Background: an optimization exercise with open tools, aiming at small area. Do not read the settings as production practice.
Only simulation tests tie the RTL to the original design; equivalence was not proved.

Figure 1. Close-up of the layout.
Window x 148 to 168, y 211 to 231 um. Cells in gray, sequential cells in the stronger gray; small squares are vias.
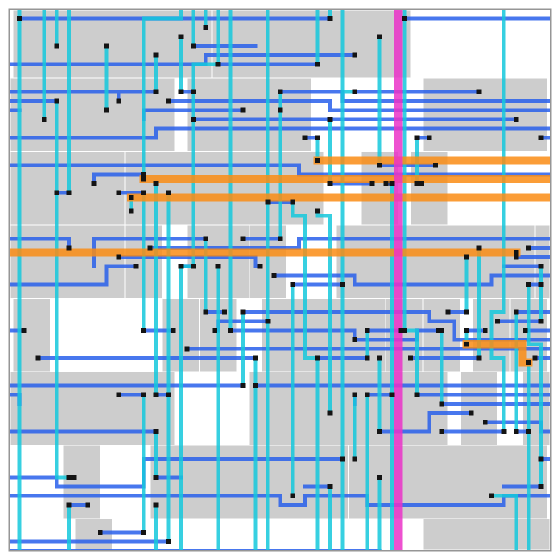
Figure 2. Flops by top-level scope.
(1 px per um) Other sequential cells in the stronger gray, the rest of the logic in the fainter gray.
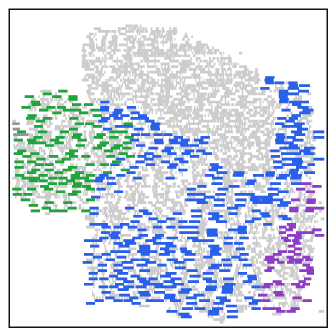
**config.mk**
```make
export PLATFORM = sky130hd
export DESIGN_NAME = Top_Module
export DESIGN_NICKNAME = Top_Module
export VERILOG_FILES = /design/flow/design.v
export SDC_FILE = /design/flow/constraint.sdc
export NUM_CORES = 4
export LEC_CHECK = 0
export CAP_MARGIN = 20
export CORE_MARGIN = 2
export CORE_UTILIZATION = 40
export SLEW_MARGIN = 20
```
**constraint.sdc**
```tcl
create_clock -name core_clock -period 20.0 [get_ports {clk}]
set_input_delay 4.0000 -clock core_clock [delete_from_list [all_inputs] [get_ports {clk}]]
set_output_delay 4.0000 -clock core_clock [all_outputs]
set_load 0.01 [all_outputs]
```
**design.v**
```verilog
module Input_Capture_Module (
    input wire clk,                   
    input wire rst,                   
    input wire signal_in,             
    output reg [31:0] high_time,      
    output reg [31:0] low_time,       
    output wire [31:0] period_time,       
    output reg measurement_done       
);
    parameter CLOCK_FREQ = 50000000;   
    reg [1:0] signal_sync;
    always @(posedge clk or posedge rst) begin
        if (rst) begin
            signal_sync <= 2'b00;
        end
        else begin
            signal_sync <= {signal_sync[0], signal_in};
        end
    end
    wire signal_in_sync = signal_sync[1];
    wire falling_edge = (signal_sync[1] & ~signal_sync[0]);
    wire rising_edge = (~signal_sync[1] & signal_sync[0]);
    localparam [2:0] IDLE = 3'd0;
    localparam [2:0] WAIT_RISE = 3'd1;
    localparam [2:0] COUNT_PERIOD = 3'd2;
    localparam [2:0] MEASURE_HIGH = 3'd3;
    localparam [2:0] MEASURE_LOW = 3'd4;
    reg [2:0] current_state, next_state;
    reg [31:0] counter;                
    reg [31:0] period_count;           
    reg [31:0] high_count;             
    reg [31:0] low_count;              
    assign period_time = period_count;
    always @(posedge clk or posedge rst) begin
        if (rst) begin
            current_state <= IDLE;
        end
        else begin
            current_state <= next_state;
        end
    end
    always @(*) begin
        case (current_state)
            IDLE: begin
                if (rising_edge) begin
                    next_state = MEASURE_HIGH;
                end
                else begin
                    next_state = IDLE;
                end
            end
            MEASURE_HIGH: begin
                if (falling_edge) begin
                    next_state = MEASURE_LOW;
                end
                else begin
                    next_state = MEASURE_HIGH;
                end
            end
            MEASURE_LOW: begin
                if (rising_edge) begin
                    next_state = MEASURE_HIGH;
                end
                else begin
                    next_state = MEASURE_LOW;
                end
            end
            default: next_state = IDLE;
        endcase
    end
    always @(posedge clk or posedge rst) begin
        if (rst) begin
            counter <= 0;
            period_count <= 0;
            high_count <= 0;
            low_count <= 0;
            high_time <= 0;
            low_time <= 0;
            measurement_done <= 0;
        end
        else begin
            measurement_done <= 0;  
            case (current_state)
                IDLE: begin
                    counter <= 0;
                    high_count <= 0;
                    low_count <= 0;
                end
                MEASURE_HIGH: begin
                    high_count <= 0;
                    low_count <= 0;
                end
                MEASURE_LOW: begin
                    low_count <= 0;
                    high_count <= 0;
                end
                COUNT_PERIOD: begin
                    counter <= counter + 1;
                end
                default: ;
            endcase
            if (current_state == MEASURE_HIGH) begin
                high_count <= high_count + 1;
                counter <= counter + 1;
                if (falling_edge) begin
                    high_time <= high_count;
                end
            end
            else if (current_state == MEASURE_LOW) begin
                low_count <= low_count + 1;
                counter <= counter + 1;
                if (rising_edge) begin
                    low_time <= low_count;
                    period_count <= counter;
                    measurement_done <= 1;
                    counter <= 0;
                end
            end
        end
    end
endmodule
module Iterative_Divider (
    input        clk,
    input        rst_n,
    input        start,
    input  [31:0] numerator,     
    input  [31:0] divisor,        
    output reg [31:0] quotient,   
    output reg [31:0] remainder,  
    output reg         done        
);
    reg [63:0] dividend;
    reg [31:0] divisor_reg;
    reg [5:0]  bit_cnt;
    reg        processing;
    reg [31:0] q_t;
    always @(posedge clk or negedge rst_n) begin
        if (!rst_n) begin
            quotient <= 32'd0;
            remainder <= 32'd0;
            dividend <= 64'd0;
            divisor_reg <= 32'd0;
            bit_cnt <= 6'd0;
            done <= 1'b0;
            processing <= 1'b0;
        end else if (start && !processing) begin
            divisor_reg <= divisor;
            dividend <= {32'd0, numerator};
            quotient <= 32'd0;
            bit_cnt <= 6'd32;
            done <= 1'b0;
            processing <= 1'b1;
        end else if (processing) begin
            if (bit_cnt > 0) begin
                dividend = dividend << 1;
                q_t = {quotient[30:0], dividend[63]};
                if (dividend[63:32] >= divisor_reg) begin
                    dividend[63:32] = dividend[63:32] - divisor_reg;
                    q_t[0] = 1'b1;
                end else begin
                    q_t[0] = 1'b0;
                end
                quotient <= q_t;
                bit_cnt = bit_cnt - 1;
            end else begin
                remainder <= dividend[63:32];
                done <= 1'b1;
                processing <= 1'b0;
            end
        end else begin
            done <= 1'b0;
        end
    end
endmodule
module Binary_to_BCD (
    input               clk,
    input               rst_n,
    input               start,
    input       [31:0]  binary_in,
    output  reg [23:0]  bcd,
    output  reg         done
);
    reg [31:0]          binary_reg;
    reg [5:0]           i;
    reg                 processing;
    reg [3:0] units;
    reg [3:0] tens;
    reg [3:0] hundreds;
    reg [3:0] thousands;
    reg [3:0] ten_thousands;
    reg [3:0] hundred_thousands;
    always @(posedge clk) begin
        if (!rst_n) begin
            processing <= 1'b0;
        end else if (start && !processing) begin
            binary_reg          <= binary_in;
            done                <= 1'b0;
            processing          <= 1'b1;
            hundred_thousands   <= 0;
            ten_thousands       <= 0;
            thousands           <= 0;
            hundreds            <= 0;
            tens                <= 0;
            units               <= 0;
            i                   <= 23;
        end else if (processing) begin
            if (units >= 4'd5) 		units = units + 4'd3;
            if (tens >= 4'd5) 		tens = tens + 4'd3;
            if (hundreds >= 4'd5)	hundreds = hundreds + 4'd3;
            if(thousands >= 4'd5)       thousands = thousands + 4'd3;
            if(ten_thousands >= 4'd5)       ten_thousands = ten_thousands + 4'd3;
            if(hundred_thousands >= 4'd5)       hundred_thousands = hundred_thousands + 4'd3;
            hundred_thousands = {hundred_thousands[2:0],ten_thousands[3]};
            ten_thousands = {ten_thousands[2:0],thousands[3]};
            thousands = {thousands[2:0],hundreds[3]};
            hundreds = {hundreds[2:0],tens[3]};
            tens	 = {tens[2:0],units[3]};
            units	 = {units[2:0],binary_reg[i]};
            i <= i - 1;
            if (i == 0) begin
                done <= 1'b1;
                processing <= 1'b0;
                bcd <= {hundred_thousands,ten_thousands,thousands,hundreds, tens, units};
            end
        end
    end 
endmodule
module BCD_Rounding (
    input               clk,
    input               rst_n,
    input               start,
    input   [23:0]  BCD_in,
    output  [19:0]  BCD_out,
    output  reg         done
);
    reg                 processing;
    wire   [3:0]   hundred_thousands_in;
    wire   [3:0]   ten_thousands_in;
    wire   [3:0]   thousands_in;
    wire   [3:0]   hundreds_in;
    wire   [3:0]   tens_in;
    wire   [3:0]   units_in;
    reg [3:0]   hundred_thousands_out;
    reg [3:0]   ten_thousands_out;
    reg [3:0]   thousands_out;
    reg [3:0]   hundreds_out;
    reg [3:0]   tens_out;
    reg [3:0]   units_out;
    assign {hundred_thousands_in, ten_thousands_in, thousands_in, hundreds_in, tens_in, units_in} = BCD_in;
    assign BCD_out = {hundred_thousands_out, ten_thousands_out, thousands_out, hundreds_out, tens_out};
    always @(posedge clk or negedge rst_n) begin
        if (!rst_n) begin
            hundred_thousands_out <= 4'd0;
            ten_thousands_out     <= 4'd0;
            thousands_out         <= 4'd0;
            hundreds_out          <= 4'd0;
            tens_out              <= 4'd0;
            units_out             <= 4'd0;
            done                  <= 1'b0;
            processing            <= 1'b0;
        end else begin
            if (start && !processing) begin
                processing <= 1'b1;
                done       <= 1'b0;
                hundred_thousands_out <= hundred_thousands_in;
                ten_thousands_out     <= ten_thousands_in;
                thousands_out         <= thousands_in;
                hundreds_out          <= hundreds_in;
                tens_out              <= tens_in;
                units_out             <= units_in;
                if (units_in >= 4'd5) begin
                    if (tens_in == 4'd9) begin
                        tens_out <= 4'd0;
                        if (hundreds_in == 4'd9) begin
                            hundreds_out <= 4'd0;
                            if (thousands_in == 4'd9) begin
                                thousands_out <= 4'd0;
                                if (ten_thousands_in == 4'd9) begin
                                    ten_thousands_out <= 4'd0;
                                    if (hundred_thousands_in == 4'd9) begin
                                        hundred_thousands_out <= 4'd0;
                                    end else begin
                                        hundred_thousands_out <= hundred_thousands_in + 4'd1;
                                    end
                                end else begin
                                    ten_thousands_out <= ten_thousands_in + 4'd1;
                                end
                            end else begin
                                thousands_out <= thousands_in + 4'd1;
                            end
                        end else begin
                            hundreds_out <= hundreds_in + 4'd1;
                        end
                    end else begin
                        tens_out <= tens_in + 4'd1;
                    end
                end
                units_out <= 4'd0;
                done <= 1'b1;
                processing <= 1'b0;
            end else begin
                done <= 1'b0;
            end
        end
    end
endmodule
module Pipelined_Optimized_Divider_5000 (
    input               clk,
    input               rst_n,
    input       [31:0]  numerator,       
    output  reg [31:0]  quotient         
);
    localparam RECIPROCAL = 32'd858993;  
    reg [31:0] numerator_reg;
    reg [31:0] reciprocal_reg;
    reg [63:0] product_reg;
    reg        is_zero_reg;
    wire is_zero;
    assign is_zero = (numerator == 32'd0);
    always @(posedge clk or negedge rst_n) begin
        if (!rst_n) begin
            numerator_reg  <= 32'd0;
            reciprocal_reg <= 32'd0;
            product_reg    <= 64'd0;
            is_zero_reg    <= 1'b0;
            quotient       <= 32'd0;
        end else begin
            numerator_reg  <= numerator;
            reciprocal_reg <= RECIPROCAL;
            is_zero_reg    <= is_zero;
            product_reg <= numerator_reg * reciprocal_reg;
            if (is_zero_reg)
                quotient <= 32'd0;
            else
                quotient <= product_reg[63:32];  
        end
    end
endmodule
module Measurement_Processor #(
    parameter CLOCK_FREQ = 50000000
)(
    input wire clk,  
    input wire rst_n,  
    input wire measurement_done,  
    input wire [31:0] period_time,  
    output reg [15:0]Segment_freq,
    output reg [15:0]Segment_period,
    output reg [2:0]point_1, 
    output reg [2:0]point_2, 
    output reg k, 
    output reg m 
);
    wire                   divider_done;              
    wire [31:0]            frequency_quotient;       
    wire                   bcd_freq_done;             
    wire [23:0]            freq_bcd;                 
    wire [19:0]            freq_bcd_rounded;         
    wire [31:0]            period_out;               
    wire                   bcd_period_done;           
    wire [23:0]            period_bcd;               
    wire [19:0]            period_bcd_rounded;       
    wire                   bcd_freq_round_done;      
    wire                   bcd_period_round_done;    
    Iterative_Divider divide_freq (
        .clk        (clk),
        .rst_n      (rst_n),
        .start      (measurement_done),
        .numerator  (32'd500_000_000),                 
        .divisor    (period_time),              
        .quotient   (frequency_quotient),       
        .done       (divider_done)              
    );
    Binary_to_BCD bcd_freq_inst (
        .clk        (clk),
        .rst_n      (rst_n),
        .start      (divider_done),
        .binary_in  (frequency_quotient),
        .bcd        (freq_bcd),
        .done       (bcd_freq_done)
    );
    BCD_Rounding bcd_freq_round_inst (
        .clk        (clk),
        .rst_n      (rst_n),
        .start      (bcd_freq_done),
        .BCD_in     (freq_bcd),
        .BCD_out    (freq_bcd_rounded),
        .done       (bcd_freq_round_done)
    );
    Pipelined_Optimized_Divider_5000 divide_period (
        .clk        (clk),
        .rst_n      (rst_n),
        .numerator  (period_time),               
        .quotient   (period_out)                
    );
    Binary_to_BCD bcd_period_inst (
        .clk        (clk),
        .rst_n      (rst_n),
        .start      (1),      
        .binary_in  (period_out),
        .bcd        (period_bcd),
        .done       (bcd_period_done)
    );
    BCD_Rounding bcd_period_round_inst (
        .clk        (clk),
        .rst_n      (rst_n),
        .start      (bcd_period_done),
        .BCD_in     (period_bcd),
        .BCD_out    (period_bcd_rounded),
        .done       (bcd_period_round_done)
    );
    wire freq_ten_tho_0 =(freq_bcd_rounded[19:16] == 0) ;
    wire freq_tho_0 =(freq_bcd_rounded[15:12] == 0) ;
    wire freq_hund_0 =(freq_bcd_rounded[11:8] == 0) ;
    wire freq_tens_0 =(freq_bcd_rounded[7:4] == 0) ;
    always @(*) begin
        Segment_freq = freq_bcd_rounded[19:4];
        point_2     = 2;
        k = 1'b1;
        casez ({freq_ten_tho_0, freq_tho_0, freq_hund_0, freq_tens_0})
            4'b1111: begin
                Segment_freq = freq_bcd_rounded[15:0];
                point_2     = 1'b0;
                k = 1'b0;
            end
            4'b111?: begin
                Segment_freq = freq_bcd_rounded[15:0];
                point_2     = 1'b0;
                k = 1'b0;
            end
            4'b11??: begin
                Segment_freq = freq_bcd_rounded[15:0];
                point_2     = 1'b0;
                k = 1'b0;
            end
            4'b1???: begin
                Segment_freq = freq_bcd_rounded[15:0];
                point_2     = 3;
            end
        endcase
    end
    wire period_ten_tho_0 =(period_bcd_rounded[19:16] == 0) ;
    wire period_tho_0 =(period_bcd_rounded[15:12] == 0) ;
    wire period_hund_0 =(period_bcd_rounded[11:8] == 0) ;
    wire period_tens_0 =(period_bcd_rounded[7:4] == 0) ;
    always @(*) begin
        Segment_period = period_bcd_rounded[19:4];
        point_1     = 2;
        m = 1'b1;
        casez ({period_ten_tho_0, period_tho_0, period_hund_0, period_tens_0})
            4'b1111: begin
                Segment_period = period_bcd_rounded[15:0];
                point_1     = 1'b0;
                m = 1'b0;
            end
            4'b111?: begin
                Segment_period = period_bcd_rounded[15:0];
                point_1     = 1'b0;
                m = 1'b0;
            end
            4'b11??: begin
                Segment_period = period_bcd_rounded[15:0];
                point_1     = 1'b0;
                m = 1'b0;
            end
            4'b1???: begin
                Segment_period = period_bcd_rounded[15:0];
                point_1     = 3;
            end
        endcase
    end
endmodule
module hex8_2(
    Clk,
    Reset_n,
    Disp_Data,
    SEL,
    SEG,
    point_1,
    point_2
);
    input Clk;
    input Reset_n;
    input [31:0]Disp_Data;
    output reg[7:0]SEL;
    output reg[7:0]SEG; 
    reg clk_1k;
    reg [15:0]div_cnt;
    input [2:0]point_1;
    input [2:0]point_2;
    always@(posedge Clk or negedge Reset_n)
    if(!Reset_n)
        div_cnt <= 0;
    else if(div_cnt >= 49999)
        div_cnt <= 0;
    else
        div_cnt <= div_cnt + 1'b1;
    always@(posedge Clk or negedge Reset_n)
    if(!Reset_n)
        clk_1k <= 0;
    else if(div_cnt == 49999)
        clk_1k <= 1'b1;
    else
        clk_1k <= 0;
    reg [2:0]num_cnt;
    always@(posedge Clk or negedge Reset_n)
    if(!Reset_n)
        num_cnt <= 0;
    else if(clk_1k)
        num_cnt <= num_cnt + 1'b1;
    always@(posedge Clk)
        case(num_cnt)
            0: SEL <= 8'b00000001;
            1: SEL <= 8'b00000010;
            2: SEL <= 8'b00000100;
            3: SEL <= 8'b00001000;
            4: SEL <= 8'b00010000;
            5: SEL <= 8'b00100000;
            6: SEL <= 8'b01000000;
            7: SEL <= 8'b10000000;
        endcase
    reg[3:0]disp_tmp;
    always@(posedge Clk)
        case(num_cnt)
            7: disp_tmp <= Disp_Data[31:28];
            6: disp_tmp <= Disp_Data[27:24];
            5: disp_tmp <= Disp_Data[23:20];
            4: disp_tmp <= Disp_Data[19:16];
            3: disp_tmp <= Disp_Data[15:12];
            2: disp_tmp <= Disp_Data[11:8];
            1: disp_tmp <= Disp_Data[7:4];
            0: disp_tmp <= Disp_Data[3:0];
        endcase   
     always@(posedge Clk)
        case(disp_tmp)
            0: SEG[6:0] <= 7'h40;
            1: SEG[6:0] <= 7'h79;
            2: SEG[6:0] <= 7'h24;
            3: SEG[6:0] <= 7'h30;
            4: SEG[6:0] <= 7'h19;
            5: SEG[6:0] <= 7'h12;
            6: SEG[6:0] <= 7'h02;
            7: SEG[6:0] <= 7'h78;
            8: SEG[6:0] <= 7'h00;
            9: SEG[6:0] <= 7'h10;
            4'ha: SEG[6:0] <= 7'h08;
            4'hb: SEG[6:0] <= 7'h03;
            4'hc: SEG[6:0] <= 7'h46;
            4'hd: SEG[6:0] <= 7'h21;
            4'he: SEG[6:0] <= 7'h06;
            4'hf: SEG[6:0] <= 7'h0e;
        endcase   
    wire ed = (num_cnt == point_1 || num_cnt == point_2 + 4) ? 1 : 0;
    always @(posedge Clk) begin
        if (ed) begin
            SEG[7] <= 1'b0;
        end else begin
            SEG[7] <= 1'b1;
        end
    end
endmodule
module HC595_Driver(
    Clk,
    Reset_n,
    Data,
    S_EN,
    SH_CP,
    ST_CP,
    DS
);
    input Clk;
    input Reset_n;
    input [15:0]Data;
    input S_EN;
    output reg SH_CP;
    output reg ST_CP;
    output reg DS;
    parameter CNT_MAX = 2;
    reg [15:0]r_data;
    always@(posedge Clk)
        if(S_EN)
            r_data <= Data;
    reg [7:0]divider_cnt; 
    always@(posedge Clk or negedge Reset_n)
    if(!Reset_n)
        divider_cnt <= 0;
    else if(divider_cnt == CNT_MAX - 1'd1)
        divider_cnt <= 0;
    else
        divider_cnt <= divider_cnt + 1'b1;
    wire sck_plus;
    assign sck_plus = (divider_cnt == CNT_MAX - 1'd1);
    reg [5:0]SHCP_EDGE_CNT;
    always@(posedge Clk or negedge Reset_n)
    if(!Reset_n)
        SHCP_EDGE_CNT <= 0;
    else if(sck_plus)begin
        if(SHCP_EDGE_CNT == 6'd32)
            SHCP_EDGE_CNT <= 0;
        else
            SHCP_EDGE_CNT <= SHCP_EDGE_CNT + 1'b1;
    end
    always@(posedge Clk or negedge Reset_n)
    if(!Reset_n)begin
        SH_CP <= 0;
        ST_CP <= 0;
        DS <= 0;   
    end
    else begin
        case(SHCP_EDGE_CNT)
            0: begin SH_CP <= 0;ST_CP <= 1'd0;DS <= r_data[15];end
            1: SH_CP <= 1'd1;
            2: begin SH_CP <= 0;DS <= r_data[14];end
            3: SH_CP <= 1'd1;
            4: begin SH_CP <= 0;DS <= r_data[13];end   
            5: SH_CP <= 1'd1;
            6: begin SH_CP <= 0;DS <= r_data[12];end
            7: SH_CP <= 1'd1;
            8: begin SH_CP <= 0;DS <= r_data[11];end   
            9: SH_CP <= 1'd1;
            10: begin SH_CP <= 0;DS <= r_data[10];end
            11: SH_CP <= 1'd1;
            12: begin SH_CP <= 0;DS <= r_data[9];end  
            13: SH_CP <= 1'd1;
            14: begin SH_CP <= 0;DS <= r_data[8];end
            15: SH_CP <= 1'd1;
            16: begin SH_CP <= 0;DS <= r_data[7];end   
            17: SH_CP <= 1'd1;
            18: begin SH_CP <= 0;DS <= r_data[6];end
            19: SH_CP <= 1'd1;
            20: begin SH_CP <= 0;DS <= r_data[5];end   
            21: SH_CP <= 1'd1;
            22: begin SH_CP <= 0;DS <= r_data[4];end
            23: SH_CP <= 1'd1;
            24: begin SH_CP <= 0;DS <= r_data[3];end   
            25: SH_CP <= 1'd1;
            26: begin SH_CP <= 0;DS <= r_data[2];end
            27: SH_CP <= 1'd1;
            28: begin SH_CP <= 0;DS <= r_data[1];end
            29: SH_CP <= 1'd1;
            30: begin SH_CP <= 0;DS <= r_data[0];end
            31: SH_CP <= 1'd1;
            32: ST_CP <= 1'd1;
            default:
                begin
                    SH_CP <= 0;
                    ST_CP <= 0;
                    DS <= 0;   
                end
        endcase
    end
endmodule
module hex8_test(
    input Clk,
    input Reset_n,
    input [2:0]point_1,
    input [2:0]point_2,
    input [31:0]Disp_Data,
    output SH_CP,
    output ST_CP,
    output DS
);
    wire [7:0]SEL;
    wire [7:0]SEG; 
    hex8_2 u_hex8_2(
        Clk,
        Reset_n,
        Disp_Data,
        SEL,
        SEG,
        point_1,
        point_2
    ); 
    wire [15:0]Data;
    assign Data = {SEG,SEL};
    wire S_EN;
    assign S_EN = 1;
    HC595_Driver HC595_Driver(
        Clk,
        Reset_n,
        Data,
        S_EN,
        SH_CP,
        ST_CP,
        DS
    );
endmodule
module Top_Module (
    input wire clk,                       
    input wire rst_n,                       
    input wire signal_in,                 
    input wire mod_sel,                    
    output              rclk,
    output              sclk,
    output              dio,
    output              k,
    output              m
    );
    parameter CLOCK_FREQ = 50000000;
    parameter SCAN_FREQ  = 1000;
    wire [31:0] period_time;
    wire [31:0] Measurement_time;
    wire [31:0] high_time;
    wire [31:0] low_time;
    wire measurement_done_sig;
    wire [15:0] Segment_freq   ;
    wire [15:0] Segment_period ;
    wire [2:0] point_1        ;
    wire [2:0] point_2        ;
    wire dp_freq, dp_period, dp_pulse;
    reg [1:0] sig_in_r;
    reg [1:0] mod_sel_r;                    
    always @(posedge clk) begin
        sig_in_r <= {sig_in_r,signal_in};
        mod_sel_r <= {mod_sel_r,mod_sel};
    end
    assign Measurement_time = mod_sel_r[1] ? period_time : high_time;
    Input_Capture_Module capture_inst (
        .clk               (clk               ),
        .rst               (!rst_n            ),
        .signal_in         (sig_in_r[1]       ),
        .high_time         (high_time         ),
        .low_time          (low_time          ),
        .period_time       (period_time       ),
        .measurement_done  (measurement_done_sig)
    );
    Measurement_Processor # (
        .CLOCK_FREQ        (CLOCK_FREQ        )
    ) processor (
        .clk               (clk               ),
        .rst_n             (rst_n             ),
        .measurement_done  (measurement_done_sig),
        .period_time       (Measurement_time  ),
        .Segment_freq      (Segment_freq      ),
        .Segment_period    (Segment_period    ),
        .point_1           (point_1           ),
        .point_2           (point_2           ),
        .k                 (k                 ),
        .m                 (m                 )
    );
    hex8_test u_hex8_test (
        .Clk         (clk               ),
        .Reset_n     (rst_n             ),
        .point_1     (point_1           ),
        .point_2     (point_2           ),
        .Disp_Data   ({Segment_freq,Segment_period}),
        .SH_CP       (sclk              ),
        .ST_CP       (rclk              ),
        .DS          (dio               )
    );
endmodule
```
**run.sh**
```bash
#!/bin/bash
# synth_recipe.tcl (not shown) runs the flow's synth.tcl, then flattens the netlist and writes it again
# the make line also repeats each setting of config.mk as NAME=value (left out here)
make -C /OpenROAD-flow-scripts/flow DESIGN_CONFIG=/design/flow/config.mk WORK_HOME=/design/flow/orfs CLKGATE_MAP_FILE= SYNTH_SCRIPT=/design/flow/synth_recipe.tcl finish
```
==> impl_metrics.toml <==
[yosys]
synth_adder_area_share_pct = 22.3
synth-seq-cells = 615
syn-num-nets = 4335
synth_top_area_share_pct = 26.3
synth_edf_count = 162
ys_types = 96
synth_top_family_by_area = "adder cells"
synth_top_area_cell = "dfrtp_1"
syn_avg_cell_area_um2 = 10.3
synth_mux_area_share_pct = 4.65
syn_area_mm2 = 0.0390
ys.flop_type = "dfrtp_1"
async_reset_ff_share_pct = 66.8
synth.area.top_cells = "dfrtp_1, edfxtp_1, fa_1, ha_1, inv_1"
synth-xor-area-share_pct = 3.84
synth_compound_area_share_pct = 7.89
yosysWarnings = 10
yosys.area_share.simple_pct = 13.9
ys_seq_area_share_pct = 41.0
synth_cells = 3777
yosys.cell_count.top_type = "inv_1"
yosys-top-cells-count = "inv_1, dfrtp_1, nand2_1"

[die]
initial_utilization_pct = 40.4
num_rows = 114
die_h_um = 316
n_tap_cell = 1276
die_width_um = 316
coreArea_mm2 = 0.0967
ios = 9
die-area_mm2 = 0.100

[cells_and_area]
final_cell_mix = "inv_1, dfrtp_1, nand2_1, ha_1, fa_1"
clock_area_share_pct = 5.41
seqAreaFraction_pct = 37.3
multi_input_area_share_pct = 48.0
final_cells = 5089
num-nets-final = 4320
final_common_cell = "inv_1"
multi_input_gates = 2494
area_growth_pct = 9.74
n_antenna_cell = 0
n_clock_buffer = 91
registers.top_by_ff_count = "processor.divide_freq.dividend"
drive_gt1_share_pct = 7.03
buffer_area_share_pct = 0.660
largest_register_ffs = 55
seq_cells = 615
dominant_cells = "multi-input gates"
final_util_pct = 44.3
final_area_mm2 = 0.0428
num-nonclk-inverters = 555
regArea_mm2 = 0.0160
num-nonclk-buffers = 29
multi_input_area_mm2 = 0.0206
fill_cells = 9190

[clock_network]
clk_pin_slew_ns = 0.06
htreeDepth = 3
cts_tree = "built"
cts_buffers = 67
cts_root_buf = "clkbuf_16"
cts-resized-gates = 0
cts_setup_buffers = 0
clock_latency_ns = 0.61
cts.sinks = 615
clock_path_buffers = 3
cts_hold_buf = 0

[power_and_ir_drop]
p_clk_share_pct = 35.2
cellInternalPower_mw = 2.53
leakage_nw = 20.8
totalPowerFinal_mw = 3.66
switching_power_mw = 1.13
ir_worst_vdd_uv = 83.1
seqPwrFrac_pct = 40.4
comb-power_mw = 0.890
clk-power_mw = 1.29
combPwrFrac_pct = 24.3
maxPowerGroup = "registers"
switching_share_pct = 30.9
power_density_mw_per_mm2 = 85.4
seq-power_mw = 1.48

[global_route]
grt_pass1_vias = 25800
use_met1_pct = 23.3
grt_first_pass_wirelength_um = 135000
grt_use_total_pct = 16.5
grt_use_met2_pct = 27.2
antenna_found_initial = 0
grt_overflow = 0
grt_busiest_layer = "met2"
grt_max_degree = 104
met3_usage_pct = 2.33

[timing]
fin_ws_ns = 12.46
worst_pin_slew_ns = 1.03
whs_ns = 0.325
drv_slew = 0
skew_ns = 0.0242
setup_tns_ns = 0
clock.fmax_mhz = 133
setup_violations = 0
rsz0062_at_grt = "no"
hold_viol_final = 0
period_minus_slack_ns = 7.54
period_share_pct = 37.7
max_slew_margin_pct = 31.3

[routing]
drtPass1Iterations = 5
ant_nets = 0
via_count = 25400
via_per_inst = 4.98
drcViolationCount = 0
wirelength_um = 80100
post_drt_wl_per_cell_um = 15.7
dr.first_iter.drc_count = 1469

[outcome]
outcome = "finished clean"

[worst_setup_path]
slowest_delay_ns = 0.54
cpLargestDelayFamily = "adder cells"
end_kind = "register"
critPathLaunchType = "register"
critPathBufInv = 6
path_class = "reg -> reg"
rr_worst_depth = 25
cp.required_ns = 20.52
cp.depth = 25
cp.arrival_ns = 8.05
cp_common_cell = "fa_1"
critPathSlowestCell = "fa_1"
crit_path_max_fanout = 54

[flow_run]
cap_violations = 0

[placement]
dp_slack_ns = 12.39
place_hpwl_um = 60700
dp_cells = 4967
io_buffers = 8
place_area_mm2 = 0.0405
gp_congestion = 0.891

[worst_hold_path]
holdPathStages = 0
hp-class = "reg -> reg"
About Figure 1:
color	layer
magenta	M4
cyan	M2
blue	M1
orange	M3
cells with their middle in the window	28
sequential cells in the window	0
most frequent	inv_1 (13), fa_1 (10), ha_1 (4)

About Figure 2:
color	scope	flops
blue	`processor`	405
green	`capture_inst`	133
purple	`u_hex8_test`	73
not colored	4

path summary, 6_finish.rpt:
kind / startpoint / end / slack [ns]
max in group asynchronous: rst_n / capture_inst.high_count[24] / 13.88
worst max-delay path: processor.divide_period.reciprocal_reg[0] / processor.divide_period.product_reg[51] / 12.46
worst max register to register: processor.divide_period.reciprocal_reg[0] / processor.divide_period.product_reg[51] / 12.46
worst min-delay path: u_hex8_test.u_hex8_2.SEG[6] / u_hex8_test.HC595_Driver.r_data[14] / 0.32
worst min register to register: u_hex8_test.u_hex8_2.SEG[6] / u_hex8_test.HC595_Driver.r_data[14] / 0.32
min in group asynchronous: rst_n / u_hex8_test.u_hex8_2.div_cnt[11] / 3.38
per-layer routing:
layer | share of wire, % | vias up
met1 | 48 | 12500
met4 | 2.0 | 0
met2 | 47 | 291
li1 | - | 12500
met5 | 0 | -
met3 | 3.0 | 106
kinds of logic (layout without fill, tap and decap cells):
family | count (synthesis) | in the layout
flops | 615 | 615
fa+ha+maj | 554 | 554
mux | 155 | 155
simple gates | 1102 | 1102
xor+xnor | 171 | 171
other cells | 1 | 1
buf+inv | 668 | 704
compound gates | 511 | 511

what the ideal ports hide:
How much do the figures lean on ideal ports? The routed layout below was timed once more, with nothing changed but the port constraints.
Step 1 assumes that a clkbuf_16 drives the clock port and a buf_2 every other input.
Step 2 moves the port delays by t, midway between the first and last clock arrival at a register: inputs arrive t later, outputs are due t later. That takes back most of the time a late clock gives input paths.
Three values: ideal, step 1, step 2; two values: the first two.
t (ns): 0.668
setup WS [ns]: 12.463 / 12.463 / 12.463
clock arrival spread, ns: 0.024 / 0.024
After both steps this run still meets setup and hold. The setup slack of this run moves by 0.000 ns with the drivers and by 0.000 ns with both steps.
